Background: an optimization exercise with open tools, aiming at small area. Do not read the settings as production practice.
The RTL of this run was laid out without a check of its function.
Power figures rest on the tool's default switching activity, not on a simulated workload.

$ cat flow/design.v
`timescale 1ns / 1ps
module ALU
(
	input  wire                                 CLK,
	input  wire                                 RST,
	input  wire 					            En_in,
	input  wire signed [3-2:0]         Opcode_in,
	input  wire 					            ReLU_en_in,
	input  wire 					            S0_valid_in,
	input  wire signed [16-1:0]         S0_in,
	input  wire 					            S1_valid_in,
	input  wire signed [16-1:0]         S1_in,
	input  wire 					            S2_valid_in,
	input  wire signed [16-1:0]         S2_in,
	output wire signed [16-1:0]         Result_out,
	output wire  					           	Valid_out
);
	wire signed [16-1:0]      			MAC_wr;
	wire 				      					MAC_valid_wr;
	wire signed [16-1:0]      			Max_wr;
	wire 				      					Max_valid_wr;
	wire signed [16-1:0]                Weight_wr = S0_in;  
	reg signed [16-1:0]      			Result_rg;
	reg 				      					Result_valid_rg;
	reg [3-2:0]             		    Opcode_1_rg, Opcode_2_rg;
	reg											En_1_rg, En_2_rg; 
	MAC  mac
	(
    .CLK(CLK),                      
    .RST(RST),
	.ReLU_en_in(ReLU_en_in),
    .S0_valid_in(S0_valid_in),        
    .S0_in(Weight_wr),  
    .S1_valid_in(S1_valid_in),        
    .S1_in(S1_in),  
    .S2_valid_in(S2_valid_in),        
    .S2_in(S2_in), 
    .MAC_valid_out(MAC_valid_wr),  
    .MAC_out(MAC_wr)  
	);
	MAX  max (
		.CLK(CLK),                    
		.RST(RST),   
		.data1_valid_in(S1_valid_in),	
		.data1_in(S1_in),    
		.data2_valid_in(S2_valid_in),	
		.data2_in(S2_in), 
		.data_max_valid_out(Max_valid_wr),
		.data_max_out(Max_wr)
	);
    always @(posedge CLK) begin
        if (RST) begin
            Opcode_1_rg 		<= 0; 
			Opcode_2_rg		    <= 0;
            Opcode_1_rg 		<= 0; 
			Opcode_2_rg		    <= 0;
        end
        else begin
			Opcode_1_rg 		<= Opcode_in; 
			Opcode_2_rg		    <= Opcode_1_rg;
			En_1_rg 		    <= En_in; 
			En_2_rg			    <= En_1_rg;
        end
    end
	always @(*) begin
		case (Opcode_2_rg)
			2'b00: begin    
				Result_rg		= 0;
				Result_valid_rg	= 0;
			end
			2'b01: begin    
				Result_rg 		= MAC_wr; 
				Result_valid_rg	= MAC_valid_wr;
			end
			2'b10: begin    
				Result_rg 		= MAC_wr; 
				Result_valid_rg	= MAC_valid_wr;
			end
			2'b11: begin    
				Result_rg		= Max_wr; 
				Result_valid_rg	= Max_valid_wr;
			end
			default: begin
				Result_rg		= 0;
				Result_valid_rg	= 0;
			end
		endcase
	end
	assign Result_out 			= (En_2_rg == 1) ? Result_rg : 0;
	assign Valid_out		    = (En_2_rg == 1) ? Result_valid_rg : 0;
endmodule
module MAC
(
    input wire                          CLK,                      
    input wire                          RST,
	input wire							ReLU_en_in,
    input wire                          S0_valid_in,        
    input wire signed [16-1:0]  S0_in,    
    input wire                          S1_valid_in,        
    input wire signed [16-1:0]  S1_in,    
    input wire                          S2_valid_in,        
    input wire signed [16-1:0]  S2_in,    
    output reg                          MAC_valid_out,  
    output reg signed [16-1:0]  MAC_out   
);
    wire signed [16*2-1:0]      partial_sum_0_wr, partial_sum_1_wr, partial_sum_2_wr, partial_sum_3_wr;
    wire signed [16*2-1:0]      partial_sum_4_wr, partial_sum_5_wr, partial_sum_6_wr, partial_sum_7_wr;
    wire signed [16*2-1:0]      partial_sum_8_wr, partial_sum_9_wr, partial_sum_10_wr, partial_sum_11_wr;
    wire signed [16*2-1:0]      partial_sum_12_wr, partial_sum_13_wr, partial_sum_14_wr, partial_sum_15_wr;
    wire signed [16*2-1:0]      sign_extend_factor_wr;
    wire signed [16*2-1:0]      sum_stage1_wr, sum_stage2_wr;
	wire signed [16-1:0]		sum_final_wr;
    wire signed [16-1:0]        factor_wr;       
	wire signed [16-1:0]      	Bias_wr;
	wire 								both_negative_wr;
	wire signed [16-1:0]  		MAC_wr, MAC_ReLU_wr;
    wire                                ReLU_Valid_wr;
	reg signed [16-1:0]      	accumulation_rg;
	reg signed [16-1:0]      	Bias_rg;
    reg signed [16*2-1:0]       sum_stage1_rg;
    reg signed [16*2-1:0]       sign_extend_factor_rg;
    reg signed [16-1:0]         factor_rg; 
    reg                                 Weight_valid_rg, Signal_valid_rg, Bias_valid_rg;
	reg 								both_negative_rg;
	reg 								ReLU_en_rg;       
    wire signed [16-1:0] abs_S0_in = (S0_in < 0) ? -S0_in : S0_in;
    wire signed [16-1:0] abs_S1_in = (S1_in < 0) ? -S1_in : S1_in;
    assign both_negative_wr	 			= ((S0_in < 0) && (S1_in < 0))|((S0_in > 0) && (S1_in > 0));
    assign sign_extend_factor_wr   			= {{16{abs_S0_in[16-1]}}, abs_S0_in};   
    assign factor_wr     			        = abs_S1_in;   
	assign partial_sum_0_wr  			= factor_wr[0]  ? sign_extend_factor_wr : 32'sd0;
    assign partial_sum_1_wr  			= factor_wr[1]  ? ($signed(sign_extend_factor_wr) << 1)  : 32'sd0;
    assign partial_sum_2_wr  			= factor_wr[2]  ? ($signed(sign_extend_factor_wr) << 2)  : 32'sd0;
    assign partial_sum_3_wr  			= factor_wr[3]  ? ($signed(sign_extend_factor_wr) << 3)  : 32'sd0;
    assign partial_sum_4_wr  			= factor_wr[4]  ? ($signed(sign_extend_factor_wr) << 4)  : 32'sd0;
    assign partial_sum_5_wr  			= factor_wr[5]  ? ($signed(sign_extend_factor_wr) << 5)  : 32'sd0;
    assign partial_sum_6_wr  			= factor_wr[6]  ? ($signed(sign_extend_factor_wr) << 6)  : 32'sd0;
    assign partial_sum_7_wr  			= factor_wr[7]  ? ($signed(sign_extend_factor_wr) << 7)  : 32'sd0;
	assign partial_sum_8_wr  			= factor_wr[8]  ? ($signed(sign_extend_factor_wr) << 8)  : 32'sd0;
	assign partial_sum_9_wr   			= factor_wr[9]  ? ($signed(sign_extend_factor_wr) << 9)  : 32'sd0;
    assign sum_stage1_wr = partial_sum_0_wr + partial_sum_1_wr + partial_sum_2_wr + partial_sum_3_wr + partial_sum_4_wr 
							+ partial_sum_5_wr + partial_sum_6_wr + partial_sum_7_wr + partial_sum_8_wr + partial_sum_9_wr;
    assign partial_sum_10_wr  			= factor_rg[10] ? ($signed(sign_extend_factor_rg) << 10) : 32'sd0;
    assign partial_sum_11_wr  			= factor_rg[11] ? ($signed(sign_extend_factor_rg) << 11) : 32'sd0;
    assign partial_sum_12_wr  			= factor_rg[12] ? ($signed(sign_extend_factor_rg) << 12) : 32'sd0;
    assign partial_sum_13_wr  			= factor_rg[13] ? ($signed(sign_extend_factor_rg) << 13) : 32'sd0;
    assign partial_sum_14_wr  			= factor_rg[14] ? ($signed(sign_extend_factor_rg) << 14) : 32'sd0;
    assign partial_sum_15_wr  			= factor_rg[15] ? ($signed(sign_extend_factor_rg) << 15) : 32'sd0;
    assign sum_stage2_wr 				= partial_sum_10_wr + partial_sum_11_wr + partial_sum_12_wr + partial_sum_13_wr 
										+ partial_sum_14_wr + partial_sum_15_wr + sum_stage1_rg;
	assign sum_final_wr					= (both_negative_rg) ? $signed(sum_stage2_wr[23:8]+sum_stage2_wr[7:7]) : -$signed(sum_stage2_wr[23:8]+sum_stage2_wr[7:7]);
	assign Bias_wr						= (Bias_valid_rg) ? Bias_rg : 0;
	assign ReLU_Valid_wr                = Bias_valid_rg & ReLU_en_rg;
	assign MAC_wr						= sum_final_wr + accumulation_rg + Bias_wr;
	assign MAC_ReLU_wr					= (ReLU_Valid_wr & MAC_wr[16-1:16-1]) ? 0 : MAC_wr;
    always @(posedge CLK) begin
        if (RST | ~S0_valid_in | ~S1_valid_in) begin
            sum_stage1_rg       		<= 0;
            sign_extend_factor_rg     	<= 0;
            factor_rg       		    <= 0;
            Weight_valid_rg         	<= 0;
            Signal_valid_rg         	<= 0;
            Bias_valid_rg         		<= 0;
            MAC_out              		<= 0;
			both_negative_rg			<= 0;
			accumulation_rg				<= 0;
			Bias_rg						<= 0;
			MAC_valid_out            	<= 0;
			ReLU_en_rg					<= 0;
        end 		
        else begin		
            sum_stage1_rg       		<= sum_stage1_wr;
            sign_extend_factor_rg     	<= sign_extend_factor_wr;
            factor_rg       		    <= abs_S1_in;
            Weight_valid_rg         	<= S0_valid_in;
            Signal_valid_rg             <= S1_valid_in;
            Bias_valid_rg         		<= S2_valid_in;
			Bias_rg						<= S2_in;
			both_negative_rg			<= both_negative_wr;
			if(Bias_valid_rg) begin
				accumulation_rg			<= 0;  
			end                         
			else if(Weight_valid_rg|Signal_valid_rg)  begin                  
				accumulation_rg			<= MAC_wr;  
			end
			else begin
				accumulation_rg			<= 0;
			end
			ReLU_en_rg					<= ReLU_en_in;
			MAC_out            		    <= MAC_ReLU_wr;
            MAC_valid_out            	<= Bias_valid_rg;
        end
    end
endmodule
module MAX
(
    input                                       CLK,
    input                                       RST,
    input                                       data1_valid_in,
    input       signed      [16-1:0]    data1_in,
    input                                       data2_valid_in,
    input       signed      [16-1:0]    data2_in,
    output reg                                  data_max_valid_out,
    output reg  signed      [16-1:0]    data_max_out
);
    wire    signed [16-1:0] max_value_wr;
    wire    data_max_valid_wr;
    reg     signed [16-1:0] max_value_rg;
    reg     data1_valid_rg, data2_valid_rg;
    assign max_value_wr = (data1_in > data2_in) ? data1_in : data2_in;
    always@ (posedge CLK) begin
        if(RST) begin
            data1_valid_rg      <= 0;
            data2_valid_rg      <= 0;
            max_value_rg        <= 0;
        end
        else begin
            max_value_rg        <= max_value_wr;
            data1_valid_rg      <= data1_valid_in;
            data2_valid_rg      <= data2_valid_in;
            data_max_out        <= max_value_rg;
            if(data1_valid_rg & data2_valid_rg) begin
                data_max_valid_out  <= 1'b1;
            end
            else begin
                data_max_valid_out  <= 1'b0;
            end               
        end
    end
endmodule
`timescale 1ns/1ns
module Dual_Port_RAM_1K
#(
  parameter AWIDTH = 10,  
  parameter DWIDTH = 32  
)
(
  input clk,  
  input ena,
  input wea,
  input [AWIDTH-1:0] addra, 
  input [DWIDTH-1:0] dina, 
  output reg [DWIDTH-1:0] douta,
  input enb,
  input web, 
  input [AWIDTH-1:0] addrb, 
  input [DWIDTH-1:0] dinb, 
  output reg [DWIDTH-1:0] doutb,
  output wire [3-1:0] label_out
);
	reg  [DWIDTH-1:0] mem [2**AWIDTH-1:0];
	reg   [DWIDTH-1:0] mem0, mem1, mem2, mem3, mem4;
    assign label_out = (mem0 > mem1 & mem0 > mem2 & mem0 > mem3 & mem0 > mem4) ? 3'b000 : (mem1 > mem0 & mem1 > mem2 & mem1 > mem3 & mem1 > mem4 ? 3'b001 : (mem2 > mem0 & mem2 > mem1 & mem2 > mem3 & mem2 > mem4 ? 3'b010 : (mem3 > mem0 & mem3 > mem1 & mem3 > mem2 & mem3 > mem4 ? 3'b011 : (mem4 > mem0 & mem4 > mem1 & mem4 > mem2 & mem4 > mem3 ? 3'b100 : 3'b000))));
    always @(posedge clk) begin
		if (ena&enb) begin
			if(wea) begin
				mem[addra] <= dina;
			end
			else if(web) begin
				mem[addrb] <= dinb;
			end
			douta <= mem[addra];
			doutb <= mem[addrb];
		end
		else if(ena) begin
			if(wea) begin
				mem[addra] <= dina;
			end
			douta <= mem[addra];
		end
		else if (enb) begin
			if(web) begin
				mem[addrb] <= dinb;
			end
			doutb <= mem[addrb];
		end
		mem0 <= $signed(mem[0]);
		mem1 <= $signed(mem[1]);
		mem2 <= $signed(mem[2]);
		mem3 <= $signed(mem[3]);
		mem4 <= $signed(mem[4]);
	end
endmodule
module Dual_Port_RAM_1K_out
#(
  parameter AWIDTH = 10,  
  parameter DWIDTH = 32  
)
(
  input clk,  
  input ena,
  input wea,
  input [AWIDTH-1:0] addra, 
  input [DWIDTH-1:0] dina, 
  output reg [DWIDTH-1:0] douta,
  input enb,
  input web, 
  input [AWIDTH-1:0] addrb, 
  input [DWIDTH-1:0] dinb, 
  output reg [DWIDTH-1:0] doutb,
  output wire [3-1:0] label_out
);
	reg  [DWIDTH-1:0] mem [2**AWIDTH-1:0];
	reg   [DWIDTH-1:0] mem0, mem1, mem2, mem3, mem4;
    assign label_out = (mem0 > mem1 & mem0 > mem2 & mem0 > mem3 & mem0 > mem4) ? 3'b000 : (mem1 > mem0 & mem1 > mem2 & mem1 > mem3 & mem1 > mem4 ? 3'b001 : (mem2 > mem0 & mem2 > mem1 & mem2 > mem3 & mem2 > mem4 ? 3'b010 : (mem3 > mem0 & mem3 > mem1 & mem3 > mem2 & mem3 > mem4 ? 3'b011 : (mem4 > mem0 & mem4 > mem1 & mem4 > mem2 & mem4 > mem3 ? 3'b100 : 3'b000))));
    always @(posedge clk) begin
		if (ena&enb) begin
			if(wea) begin
				mem[addra] <= dina;
			end
			else if(web) begin
				mem[addrb] <= dinb;
			end
			douta <= mem[addra];
			doutb <= mem[addrb];
		end
		else if(ena) begin
			if(wea) begin
				mem[addra] <= dina;
			end
			douta <= mem[addra];
		end
		else if (enb) begin
			if(web) begin
				mem[addrb] <= dinb;
			end
			doutb <= mem[addrb];
		end
		mem0 <= $signed(mem[0]);
		mem1 <= $signed(mem[1]);
		mem2 <= $signed(mem[2]);
		mem3 <= $signed(mem[3]);
		mem4 <= $signed(mem[4]);
	end
endmodule
module Dual_Port_RAM_16K
#(
  parameter AWIDTH = 14,  
  parameter DWIDTH = 33  
)
(
  input clk,  
  input ena,
  input wea,
  input [AWIDTH-1:0] addra, 
  input [DWIDTH-1:0] dina, 
  output reg [DWIDTH-1:0] douta,
  input enb,
  input web, 
  input [AWIDTH-1:0] addrb, 
  input [DWIDTH-1:0] dinb, 
  output reg [DWIDTH-1:0] doutb
);
	reg [DWIDTH-1:0] mem [2**AWIDTH-1:0];
	always @(posedge clk) begin
		if (ena&enb) begin
			if(wea) begin
				mem[addra] <= dina;
			end
			else if(web) begin
				mem[addrb] <= dinb;
			end
			douta <= mem[addra];
			doutb <= mem[addrb];
		end
		else if(ena) begin
			if(wea) begin
				mem[addra] <= dina;
			end
			douta <= mem[addra];
		end
		else if (enb) begin
			if(web) begin
				mem[addrb] <= dinb;
			end
			doutb <= mem[addrb];
		end		
	end
endmodule
`timescale 1ns / 1ns
module LSU
(
	input  wire                                 	CLK,
	input  wire                                 	RST,
	input  wire [2+6-1:0] 	AXI_LDM_addra_in,
	input  wire signed [16-1:0]          	AXI_LDM_dina_in,
	input  wire 					              	AXI_LDM_ena_in,
	input  wire 					              	AXI_LDM_wea_in,
	output  wire  [3-1:0]                     	AXI_LDM_douta_out,
	input  wire [2+6-1:0]  	CTRL_LDM_addra_in,
	input  wire 					              	CTRL_LDM_ena_in,
	input  wire 					              	CTRL_LDM_wea_in, 
	input  wire [2+6-1:0]  	CTRL_LDM_addrb_in,
	input  wire 					              	CTRL_LDM_enb_in,
	input  wire 					              	CTRL_LDM_web_in,
	input  wire signed [3-2:0]			    Opcode_in,
	input  wire [2+6-1:0]  	ALU_LDM_addrb_in,
	input  wire signed [16-1:0]          	ALU_LDM_dinb_in,
	input  wire 					              	ALU_LDM_enb_in,
	input  wire 					              	ALU_LDM_web_in, 
	output wire signed [16-1:0]           	Pixel_0_out,
	output wire 						           	Pixel_0_valid_out,
	output wire signed [16-1:0]           	Pixel_1_out,
	output wire 						           	Pixel_1_valid_out,
	output wire signed [16-1:0]           	Pixel_2_out,
	output wire 						           	Pixel_2_valid_out
);
	wire  					     					LDM0_ena_wr, LDM3_ena_wr, LDM0_enb_wr, LDM3_enb_wr;
	wire  					     					LDM0_wea_wr, LDM3_wea_wr, LDM0_web_wr, LDM3_web_wr;
	wire [6-1:0]						    LDM0_addra_wr, LDM3_addra_wr, LDM0_addrb_wr, LDM3_addrb_wr;
	wire [16-1:0]							LDM0_dina_wr, LDM3_dina_wr, LDM0_dinb_wr, LDM3_dinb_wr;
	wire [16-1:0]							LDM0_douta_wr, LDM3_douta_wr, LDM0_doutb_wr, LDM3_doutb_wr;
	wire signed [16-1:0]           		Pixel_2_wr;
	wire 						           			Pixel_2_valid_wr;	
	reg  					     					LDM0_ena_rg, LDM3_ena_rg, LDM0_enb_rg, LDM3_enb_rg;
	reg  					     					LDM0_wea_rg, LDM3_wea_rg, LDM0_web_rg, LDM3_web_rg;
	reg												AXI_LDM_ena_rg;
	reg	[2-1:0]							AXI_LDM_addra_rg;
	reg [2-1:0]  						CTRL_LDM_addra_rg, CTRL_LDM_addrb_rg;
	reg [6-1:0]                          LDM3_addra_rg;
	reg signed [16-1:0]           			Pixel_2_rg;
	reg 						           			Pixel_2_valid_rg;
	reg signed [3-2:0]					Opcode_rg;
	assign LDM0_ena_wr 		= (AXI_LDM_ena_in & (AXI_LDM_addra_in[2+6-1:6]==0)) ? AXI_LDM_ena_in:
							  (CTRL_LDM_ena_in & (CTRL_LDM_addra_in[2+6-1:6]==0)) ? CTRL_LDM_ena_in: 0;
	assign LDM0_wea_wr 		= (AXI_LDM_addra_in[2+6-1:6]==0) ? AXI_LDM_wea_in: 0;
	assign LDM0_addra_wr 	= (AXI_LDM_ena_in & (AXI_LDM_addra_in[2+6-1:6]==0)) ? AXI_LDM_addra_in[6-1:0]:
							  (CTRL_LDM_ena_in & (CTRL_LDM_addra_in[2+6-1:6]==0)) ? CTRL_LDM_addra_in[6-1:0]: 0;
	assign LDM0_dina_wr 	= (AXI_LDM_addra_in[2+6-1:6]==0) ? AXI_LDM_dina_in: 0;
	assign LDM0_enb_wr 		= (ALU_LDM_enb_in & (ALU_LDM_addrb_in[2+6-1:6]==0)) ? ALU_LDM_enb_in:
							  (CTRL_LDM_enb_in & (CTRL_LDM_addrb_in[2+6-1:6]==0)) ? CTRL_LDM_enb_in: 0;
	assign LDM0_web_wr 		= (ALU_LDM_enb_in & (ALU_LDM_addrb_in[2+6-1:6]==0)) ? ALU_LDM_web_in: 0;
	assign LDM0_addrb_wr 	= (ALU_LDM_enb_in & (ALU_LDM_addrb_in[2+6-1:6]==0)) ? ALU_LDM_addrb_in[6-1:0]:
							  (CTRL_LDM_enb_in & (CTRL_LDM_addrb_in[2+6-1:6]==0)) ? CTRL_LDM_addrb_in[6-1:0]: 0;
	assign LDM0_dinb_wr 	= ALU_LDM_dinb_in;
	assign LDM3_ena_wr 		= (Opcode_in == 2'b10) ? CTRL_LDM_ena_in: (AXI_LDM_ena_in & (AXI_LDM_addra_in[2+6-1:6]==3)) ? AXI_LDM_ena_in:
							 (CTRL_LDM_ena_in & (CTRL_LDM_addra_in[2+6-1:6]==3)) ? CTRL_LDM_ena_in : 0;						  
	assign LDM3_wea_wr 		= 0;
	assign LDM3_addra_wr 	= (Opcode_in == 2'b10) ? CTRL_LDM_addra_in: (AXI_LDM_ena_in & (AXI_LDM_addra_in[2+6-1:6]==3)) ? AXI_LDM_addra_in[6-1:0]:
						      (CTRL_LDM_ena_in & (CTRL_LDM_addra_in[2+6-1:6]==3)) ? CTRL_LDM_addra_in[6-1:0] : 0;						  
	assign LDM3_dina_wr 	= 0;
	assign LDM3_enb_wr 		= (ALU_LDM_enb_in & (ALU_LDM_addrb_in[2+6-1:6]==3)) ? ALU_LDM_enb_in:
							  (CTRL_LDM_enb_in & (CTRL_LDM_addrb_in[2+6-1:6]==3)) ? CTRL_LDM_enb_in: 0;					  
	assign LDM3_web_wr 		= (ALU_LDM_enb_in & (ALU_LDM_addrb_in[2+6-1:6]==3)) ? ALU_LDM_web_in: 0;
	assign LDM3_addrb_wr 	= (ALU_LDM_enb_in & (ALU_LDM_addrb_in[2+6-1:6]==3)) ? ALU_LDM_addrb_in[6-1:0]: 
							  (CTRL_LDM_enb_in & (CTRL_LDM_addrb_in[2+6-1:6]==3)) ? CTRL_LDM_addrb_in[6-1:0]: 0;
	assign LDM3_dinb_wr 	= ALU_LDM_dinb_in;
	Dual_Port_RAM_1K #
	(.DWIDTH(16), .AWIDTH(6))  LDM0 (
	  .clk(CLK),  
	  .ena(LDM0_ena_wr),  
	  .wea(LDM0_wea_wr),  
	  .addra(LDM0_addra_wr),  
	  .dina(LDM0_dina_wr),  
	  .douta(LDM0_douta_wr),  
	  .enb(LDM0_enb_wr),  
	  .web(LDM0_web_wr),  
	  .addrb(LDM0_addrb_wr),  
	  .dinb(LDM0_dinb_wr),  
	  .doutb(LDM0_doutb_wr)  
	  );
	Dual_Port_RAM_1K #
	(.DWIDTH(16), .AWIDTH(6)) LDM3 (
	  .clk(CLK),  
	  .ena(LDM3_ena_wr),  
	  .wea(LDM3_wea_wr),  
	  .addra(LDM3_addra_wr),  
	  .dina(LDM3_dina_wr),  
	  .douta(LDM3_douta_wr),  
	  .enb(LDM3_enb_wr),  
	  .web(LDM3_web_wr),  
	  .addrb(LDM3_addrb_wr),  
	  .dinb(LDM3_dinb_wr),  
	  .doutb(LDM3_doutb_wr),  
	  .label_out(AXI_LDM_douta_out)
	  );
	always @(posedge CLK) begin
		if (RST) begin
		    LDM3_addra_rg       <= 0;
			LDM0_ena_rg			<= 0;
			LDM3_ena_rg			<= 0;
			LDM0_enb_rg			<= 0;
			LDM3_enb_rg			<= 0;
			LDM0_wea_rg			<= 0;
			LDM3_wea_rg			<= 0;
			LDM0_web_rg			<= 0;
			LDM3_web_rg			<= 0;
			CTRL_LDM_addra_rg	<= 0;
			CTRL_LDM_addrb_rg	<= 0;
			AXI_LDM_addra_rg	<= 0;
			AXI_LDM_ena_rg		<= 0;
			Pixel_2_rg			<= 0;
			Pixel_2_valid_rg	<= 0;
			Opcode_rg			<= 0;
		end	
		else begin	
			LDM0_ena_rg			<= LDM0_ena_wr;
			LDM3_ena_rg			<= LDM3_ena_wr;
			LDM0_enb_rg			<= LDM0_enb_wr;
			LDM3_enb_rg			<= LDM3_enb_wr;
			LDM0_wea_rg			<= LDM0_wea_wr;
			LDM3_wea_rg			<= LDM3_wea_wr;
			LDM0_web_rg			<= LDM0_web_wr;
			LDM3_web_rg			<= LDM3_web_wr;
			CTRL_LDM_addra_rg	<= CTRL_LDM_addra_in[2+6-1:6];
			CTRL_LDM_addrb_rg	<= CTRL_LDM_addrb_in[2+6-1:6];
			AXI_LDM_addra_rg	<= AXI_LDM_addra_in[2+6-1:6];
			AXI_LDM_ena_rg		<= AXI_LDM_ena_in;
			Pixel_2_rg			<= Pixel_2_wr;
			Pixel_2_valid_rg	<= Pixel_2_valid_wr;
			LDM3_addra_rg       <= LDM3_addra_wr;
			Opcode_rg				<= Opcode_in;
		end
	 end
	assign Pixel_0_out  		= (CTRL_LDM_addra_rg==0) ? LDM0_douta_wr :  LDM3_douta_wr;							 
	assign Pixel_0_valid_out  	= (CTRL_LDM_addra_rg==0) ? LDM0_ena_rg&~LDM0_wea_rg : LDM3_ena_rg&~LDM3_wea_rg;
	assign Pixel_1_out  		= (CTRL_LDM_addrb_rg==0) ? LDM0_doutb_wr :LDM3_doutb_wr;
	assign Pixel_1_valid_out  	= (CTRL_LDM_addrb_rg==0) ? LDM0_enb_rg&~LDM0_web_rg  :LDM3_enb_rg&~LDM3_web_rg;
	assign Pixel_2_wr	  		= 0;
	assign Pixel_2_valid_wr  	= (Opcode_rg==2'b10) & (LDM3_addra_wr != LDM3_addra_rg) ? 1 : 0;
	assign Pixel_2_out  		= Pixel_2_rg;
	assign Pixel_2_valid_out  	= Pixel_2_valid_rg;
endmodule
`timescale 1ns/1ns
module PE
#(
	parameter                                   	PE_IDX = 0
)
(
	input  wire                                 	CLK,
	input  wire                                 	RST,
	input  wire [5+2+6-1:0] AXI_LDM_addra_in,
	input  wire signed [16-1:0]          	AXI_LDM_dina_in,
	input  wire 					              	AXI_LDM_ena_in,
	input  wire 					              	AXI_LDM_wea_in,
	output  wire            [3-1:0]         	AXI_LDM_douta_out,
	input  wire 					              	En_in,
	input  wire                                     Overarray_in,
	input  wire 					              	layer_done_in,
	input  wire signed [3-1:0]			Opcode_in,
	input  wire 					              	Parity_PE_Selection_in,  
	input  wire [2+6-1:0]  CTRL_LDM_addra_in,
	input  wire 					              	CTRL_LDM_ena_in,
	input  wire 					              	CTRL_LDM_wea_in,
	input  wire [2+6-1:0]  CTRL_LDM_addrb_in,
	input  wire 					              	CTRL_LDM_enb_in,
	input  wire 					              	CTRL_LDM_web_in,
	input  wire [2+6-1:0]  	CTRL_LDM_Store_in,
	input  wire 					              	Stride_in,  
	input  wire 					              	CTRL_LDM_addra_Incr_in,  
	input  wire 					            	Weight_valid_in,	
	input  wire signed [16-1:0]             Weight_in,
	input  wire 					            	Bias_valid_in,	
	input  wire signed [16-1:0]             Bias_in,
	input  wire 					            	Pixel_0_valid_in,	
	input  wire signed [16-1:0]             Pixel_0_in,
	input  wire 					            	Pixel_1_valid_in,	
	input  wire signed [16-1:0]             Pixel_1_in,
	input  wire 					            	Pixel_2_valid_in,	
	input  wire signed [16-1:0]             Pixel_2_in,	
	output wire signed [16-1:0]           	Pixel_0_out,
	output wire 						           	Pixel_0_valid_out,
	output wire signed [16-1:0]           	Pixel_1_out,
	output wire 						           	Pixel_1_valid_out
);
	wire  					           	  			S0_valid_wr;
	wire signed [16-1:0]           	  		S0_wr;
	wire  					           	  			S1_valid_wr;
	wire signed [16-1:0]           	  		S1_wr;
	wire  					           	  			S2_valid_wr;
	wire signed [16-1:0]           	  		S2_wr;
	wire  					           	  			Result_valid_wr;
	wire signed [16-1:0]           	  		Result_wr;
	wire signed [16-1:0]           			Pixel_2_out_wr;
	wire 						           			Pixel_2_valid_out_wr;
	wire [6-1:0] 						CTRL_LDM_addra_wr;
	wire [6-1:0] 						CTRL_LDM_addrb_wr;
	wire 					              			CTRL_LDM_ena_wr, CTRL_LDM_enb_wr;
	wire signed [16-1:0]          			ALU_LDM_dinb_wr;
	wire 					              			ALU_LDM_enb_wr;
	wire 					              			ALU_LDM_web_wr;
	wire [2+6-1:0]  			ALU_LDM_addrb_wr;
	reg [6-1:0]  						ALU_LDM_addrb_rg;
	reg												Pixel_0_valid_rg;
	wire 					              			AXI_LDM_ena_wr;
	assign AXI_LDM_ena_wr 		= (AXI_LDM_addra_in[5+2+6-1:2+6] == PE_IDX) ? AXI_LDM_ena_in: 1'b0;
	assign CTRL_LDM_ena_wr		= CTRL_LDM_ena_in;
	assign CTRL_LDM_enb_wr		= CTRL_LDM_enb_in;
	assign S0_valid_wr 			= (Opcode_in[3-2:0] == 2'b01) ? Weight_valid_in :
	                              (Opcode_in[3-2:0] == 2'b10) ? 1 : Pixel_0_valid_in ;
	assign S0_wr 				= (Opcode_in[3-2:0] == 2'b01) ? Weight_in :
	                              (Opcode_in[3-2:0] == 2'b10) ? 8'h0015 : Pixel_0_in;
	assign S1_valid_wr 			= (Opcode_in[3-2:0] == 2'b00) ? 0 : (Opcode_in[3-2:0] == 2'b11) ? Pixel_1_valid_in : Pixel_0_valid_in;
	assign S1_wr 				= (Opcode_in[3-2:0] == 2'b11) ? Pixel_1_in : (PE_IDX == 39 & Overarray_in ? 0 : Pixel_0_in);
	assign S2_valid_wr 			= (Opcode_in[3-2:0] == 2'b11) ? Pixel_2_valid_in : 
								  (Opcode_in[3-2:0] == 2'b01) ? Bias_valid_in : Pixel_2_valid_out_wr;
	assign S2_wr 				= (Opcode_in[3-2:0] == 2'b11) ? Pixel_2_in : 
								  ((Opcode_in[3-2:0] == 2'b01) & (Bias_valid_in)) ? Bias_in : Pixel_2_out_wr;
	assign CTRL_LDM_addra_wr	= CTRL_LDM_addra_Incr_in + CTRL_LDM_addra_in[6-1:0];
	assign CTRL_LDM_addrb_wr	= CTRL_LDM_addra_Incr_in + CTRL_LDM_addrb_in[6-1:0];
	LSU lsu(
		.CLK(CLK),
		.RST(RST),
		.AXI_LDM_addra_in(AXI_LDM_addra_in[2+6-1:0]),
		.AXI_LDM_dina_in(AXI_LDM_dina_in),
		.AXI_LDM_ena_in(AXI_LDM_ena_wr),
		.AXI_LDM_wea_in(AXI_LDM_wea_in),
		.AXI_LDM_douta_out(AXI_LDM_douta_out),
		.CTRL_LDM_addra_in({CTRL_LDM_addra_in[2+6-1:6],CTRL_LDM_addra_wr}),
		.CTRL_LDM_ena_in(CTRL_LDM_ena_wr),
		.CTRL_LDM_wea_in(CTRL_LDM_wea_in),
		.CTRL_LDM_addrb_in({CTRL_LDM_addrb_in[2+6-1:6],CTRL_LDM_addrb_wr}),
		.CTRL_LDM_enb_in(CTRL_LDM_enb_wr),
		.CTRL_LDM_web_in(CTRL_LDM_web_in),
		.Opcode_in(Opcode_in[3-2:0]),
		.ALU_LDM_addrb_in(ALU_LDM_addrb_wr),
		.ALU_LDM_dinb_in(ALU_LDM_dinb_wr),
		.ALU_LDM_enb_in(ALU_LDM_enb_wr),
		.ALU_LDM_web_in(ALU_LDM_web_wr),
		.Pixel_0_out(Pixel_0_out),
		.Pixel_0_valid_out(Pixel_0_valid_out),
		.Pixel_1_out(Pixel_1_out),
		.Pixel_1_valid_out(Pixel_1_valid_out),		
		.Pixel_2_out(Pixel_2_out_wr),
		.Pixel_2_valid_out(Pixel_2_valid_out_wr)	
	);
	ALU alu
	(
		.CLK(CLK),
		.RST(RST),
		.En_in(En_in),
		.Opcode_in(Opcode_in[3-2:0]),
		.ReLU_en_in(Opcode_in[3-1:3-1]),
		.S0_valid_in(S0_valid_wr),
		.S0_in(S0_wr),
		.S1_valid_in(S1_valid_wr),
		.S1_in(S1_wr),
		.S2_valid_in(S2_valid_wr),
		.S2_in(S2_wr),
		.Result_out(Result_wr),
		.Valid_out(Result_valid_wr)
	);
	assign ALU_LDM_dinb_wr 	= Result_wr;
	assign ALU_LDM_enb_wr 	= Result_valid_wr&En_in;
	assign ALU_LDM_web_wr 	= Result_valid_wr&En_in;
	assign ALU_LDM_addrb_wr	= {CTRL_LDM_Store_in[2+6-1:6],ALU_LDM_addrb_rg+CTRL_LDM_Store_in[6-1:0]};
	always @(posedge CLK) begin
		if (RST) begin
			ALU_LDM_addrb_rg	<= 6'h3F;
			Pixel_0_valid_rg	<= 0;
		end	
		else begin			
			if(layer_done_in) begin
				ALU_LDM_addrb_rg	<= 6'h3F;
				Pixel_0_valid_rg	<= 0;
			end
			else if(En_in) begin
				Pixel_0_valid_rg	<= Pixel_0_valid_in;
				if(Opcode_in[3-2:0] == 2'b01) begin
					ALU_LDM_addrb_rg	<= ALU_LDM_addrb_rg + Bias_valid_in;
				end
				else if (Opcode_in[3-2:0] == 2'b10) begin
				    ALU_LDM_addrb_rg	<= ALU_LDM_addrb_rg + Pixel_2_valid_out_wr;
				end
				else begin 
					ALU_LDM_addrb_rg	<= ALU_LDM_addrb_rg + Pixel_0_valid_rg;
				end
			end
		end
	 end
endmodule
$ cat flow/run.sh
#!/bin/bash
# synth_recipe.tcl (not shown) runs the flow's synth.tcl, then flattens the netlist and writes it again
# the make line also repeats each setting of config.mk as NAME=value (left out here)
make -C /OpenROAD-flow-scripts/flow DESIGN_CONFIG=/design/flow/config.mk WORK_HOME=/design/flow/orfs CLKGATE_MAP_FILE= SYNTH_SCRIPT=/design/flow/synth_recipe.tcl finish
$ cat flow/config.mk
export PLATFORM = sky130hd
export DESIGN_NAME = PE
export DESIGN_NICKNAME = PE
export VERILOG_FILES = /design/flow/design.v
export SDC_FILE = /design/flow/constraint.sdc
export NUM_CORES = 4
export LEC_CHECK = 0
export CAP_MARGIN = 20
export CORE_MARGIN = 2
export CORE_UTILIZATION = 40
export SLEW_MARGIN = 20
$ cat flow/constraint.sdc
create_clock -name core_clock -period 10.0 [get_ports {CLK}]
set_input_delay 2.0000 -clock core_clock [delete_from_list [all_inputs] [get_ports {CLK}]]
set_output_delay 2.0000 -clock core_clock [all_outputs]
set_load 0.01 [all_outputs]
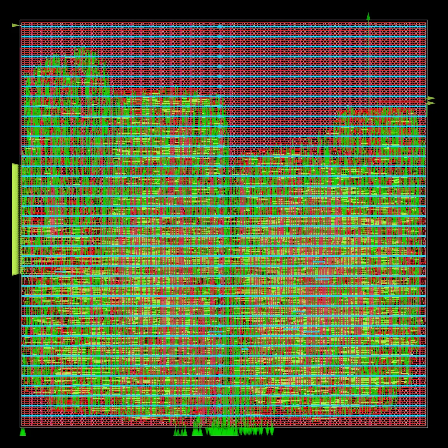
Fig. 1. Full-chip view from the flow's report step.
die height: 556 µm
die area: 0.309 mm²
Ports: 192
Final Non-Filler Cells: 16100

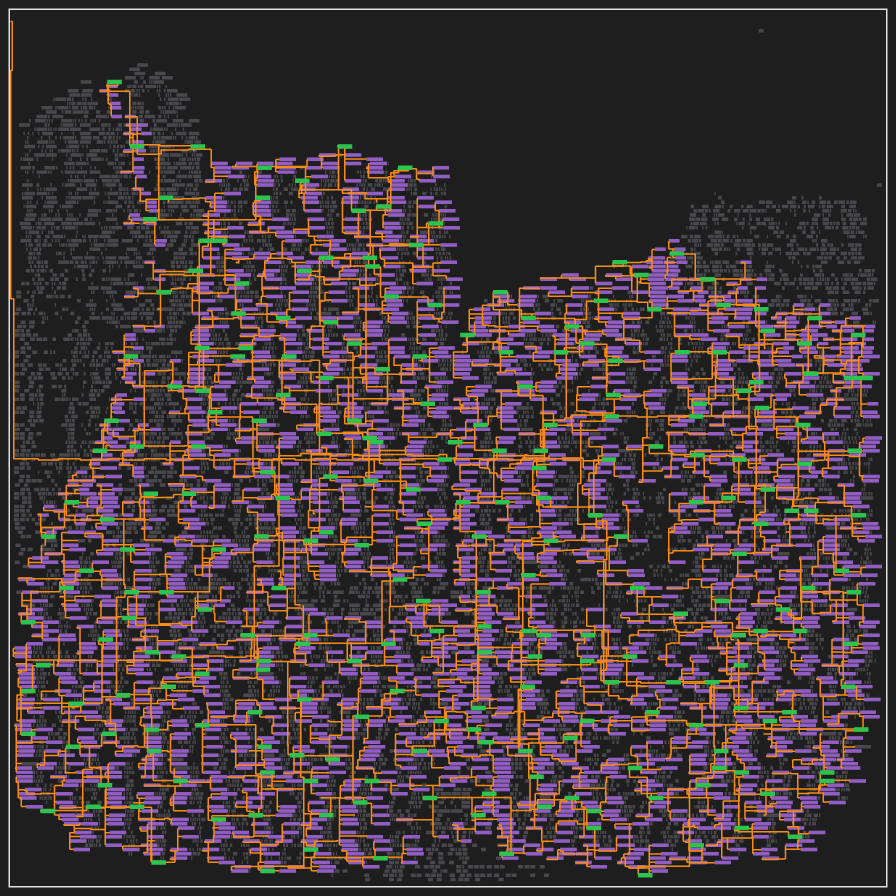
Fig. 2. Clock wires, drivers and flops.
flip-flops -> purple  # count 2349
clock-net drivers -> green  # count 249
clock wires -> orange  # length 29.2 mm
routed clock nets = 250
Clock Power: 9.30 mW
Max Clock Skew: 0.0770 ns
clock power share: 35.9%

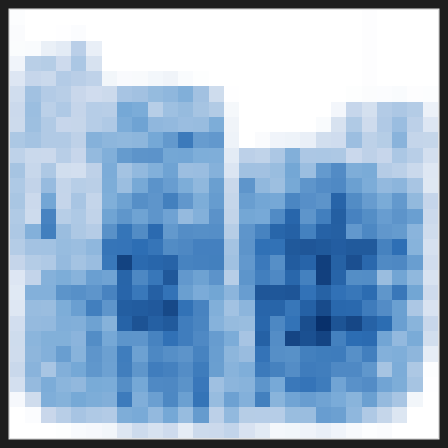
Fig. 3. Wiring heat map.
28 x 28 tiles, from white (low) to dark blue (high), scaled to the fullest tile. Values are wire area over tile area, all layers added.
fullest tile = 0.73
emptiest ninth of the die = upper right
mean over tiles = 0.28
tiles over half the peak = 36%
nearly empty tiles = 20%
routed via count: 102000
GRT Total Usage: 30.4%
DR WL/cell: 30.0 µm
final WL: 484000 µm

==> results.txt <==
Tightest Pin Transition 1.35 ns; Post-CTS Setup Bufs 0; share of cells above drive strength 1 8.62%; complex-gate fraction of the synthesized area 11.8%; hold_ws 0.366 ns; Unique masters post-synth 91; setup violators final 0; CTS tree done; most frequent cells in the layout nand2_1, edfxtp_1, nand3_1; routability cong. 0.987; worst hold stages 0; r2r endpoint alu.mac.MAC_out[12]$_SDFF_PP0_; Worst Path Buf+Inv 6; largest net degree at the start of global routing 167; Nets 12600; Post-Synth XOR/XNOR Area 1.08%; DR iter-0 viols 15100; Synth Net Count 12600; flop2flop setup slack 1.55 ns; clock network area share 5.84%; non-clock buffer count 608; synthesized instance count 12000; leak pwr 50.0 nW; Net Sw Power 7.69 mW; DRT Pass-1 Iters 10; multi-input logic area 0.0497 mm²; largest family of logic cells by synthesized area simple AND/OR/NAND/NOR gates; Synth Warn # 6; vias in the first global route 98000; Adder-Cell Fraction of Synth Area 5.81%; Placeable Area 0.303 mm²; htree depth 4; clk buf depth 4; PostCTS Resize Cnt 0; Seq power 10.7 mW; Power Density 188 mW/mm²; reg2reg path depth 26; count leader, synth nand2_1; Max-cap violations 0; share of the synthesized area in the top cell type 52.6%; chip width 556 µm; CP Max Fanout 18; grt ovf 0; status timing/DRC/antenna clean; ant diodes 17; Comb. pwr 5.88 mW; slew margin rel. 9.57%; CP arrival 9.55 ns; simple-gate portion of the synthesized area 20.3%; Hold EP lsu.LDM3.mem1[8]$_DFF_P_; placed inst area 0.130 mm²; hold buffers post-CTS 0; IO buf count 186; slowest stage cell, crit path fa_1; routed wl met2 218000 µm; Root Buffer clkbuf_16; routed vias/inst 6.32; Worst-Skew Late Latency 0.94 ns; Biggest Area Class registers; M2 GR Usage 47.6%; clk sink count 2349; Hold Startpoint lsu.LDM3.mem[1][8]$_DFFE_PP_; post-synthesis sequential area ratio 56.1%; Worst Slack Setup Final 1.23 ns; Data buffer area share 4.05%; area growth from synthesis to layout 13.2%; crit path from Opcode_in[0]; Largest regs lsu.LDM0.mem: 1024 flops, lsu.LDM3.mem: 1024 flops, alu.mac.sum_stage1_rg: 17 flops; reg2reg start alu.mac.factor_rg[11]$_SDFF_PP0_; Comb power frac 22.7%; Post-Place Cells 15700; CP max stage delay 0.53 ns; kind of cell adding the most delay to the critical path adder cells; first-pass GRT wire length 687000 µm; metal1 wirelength 175000 µm; number of non-clock inverters in the layout 309; clk slew on worst S/H paths 0.07 ns; VDD IR max 0.310 mV; Post-synth EDFFs 2131; register share of total power 41.4%; FMAX 114 MHz; Most Crowded Layer GR met2; met1 usage 38.3%; Net Sw Frac 29.7%; WS Path Type primary input to register; Top power group sequential cells; Critical Path RT 10.78 ns; Worst Setup Slack post-DPL 0.405 ns; CP Depth 30
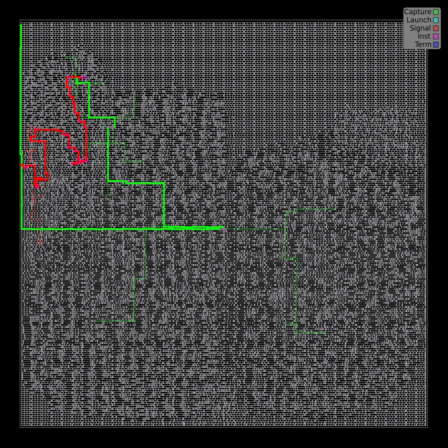
Fig. 4. Path with the least slack.
final core occ: 45.5%
Final TNS setup: 0 ns

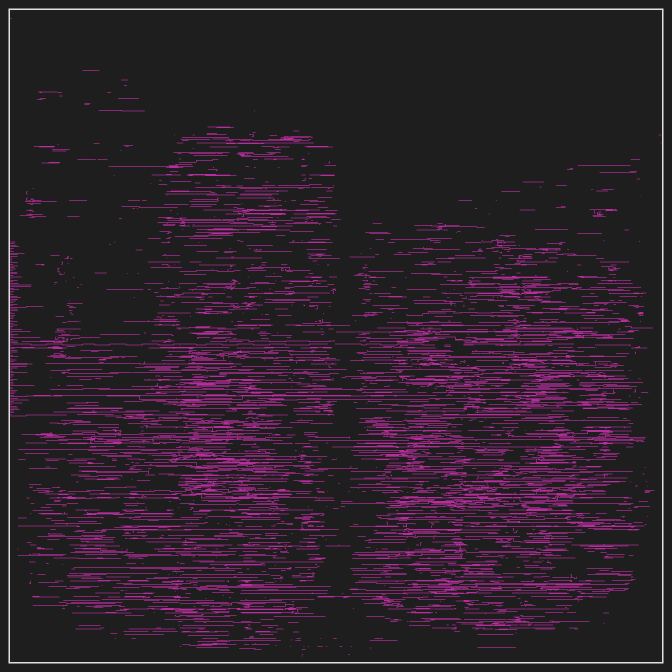
Fig. 5. M3 wires.
nets with wire on the layer = 1457
main direction = horizontal
met3 usage in global routing: 6.40%

[separate check: timing with driven ports]
In the flow no input, the clock included, has a driving cell. The finished layout below was timed again as built, in two steps.
Step 1 sets driving cells, clkbuf_16 on the clock port and buf_2 on the other inputs (assumed; they add their load-dependent delay and slew).
Step 2 adds t to the input delays and takes it off the output delays; t is the mean of the earliest and latest rising clock arrival at the registers after step 1. Input paths then give back, and output paths get back, about the clock's delay inside the block.
Slacks: ideal ports / drivers / drivers and shift; pairs: ideal ports / drivers.
t (ns): 1.014
setup WS [ns]: 1.234 / 1.318 / 0.304
slew at the worst register clock pin (ns): 0.07 / 0.07
After both steps this run still meets setup and hold. The setup slack of this run moves by +0.084 ns with the drivers and by -0.930 ns with both steps.
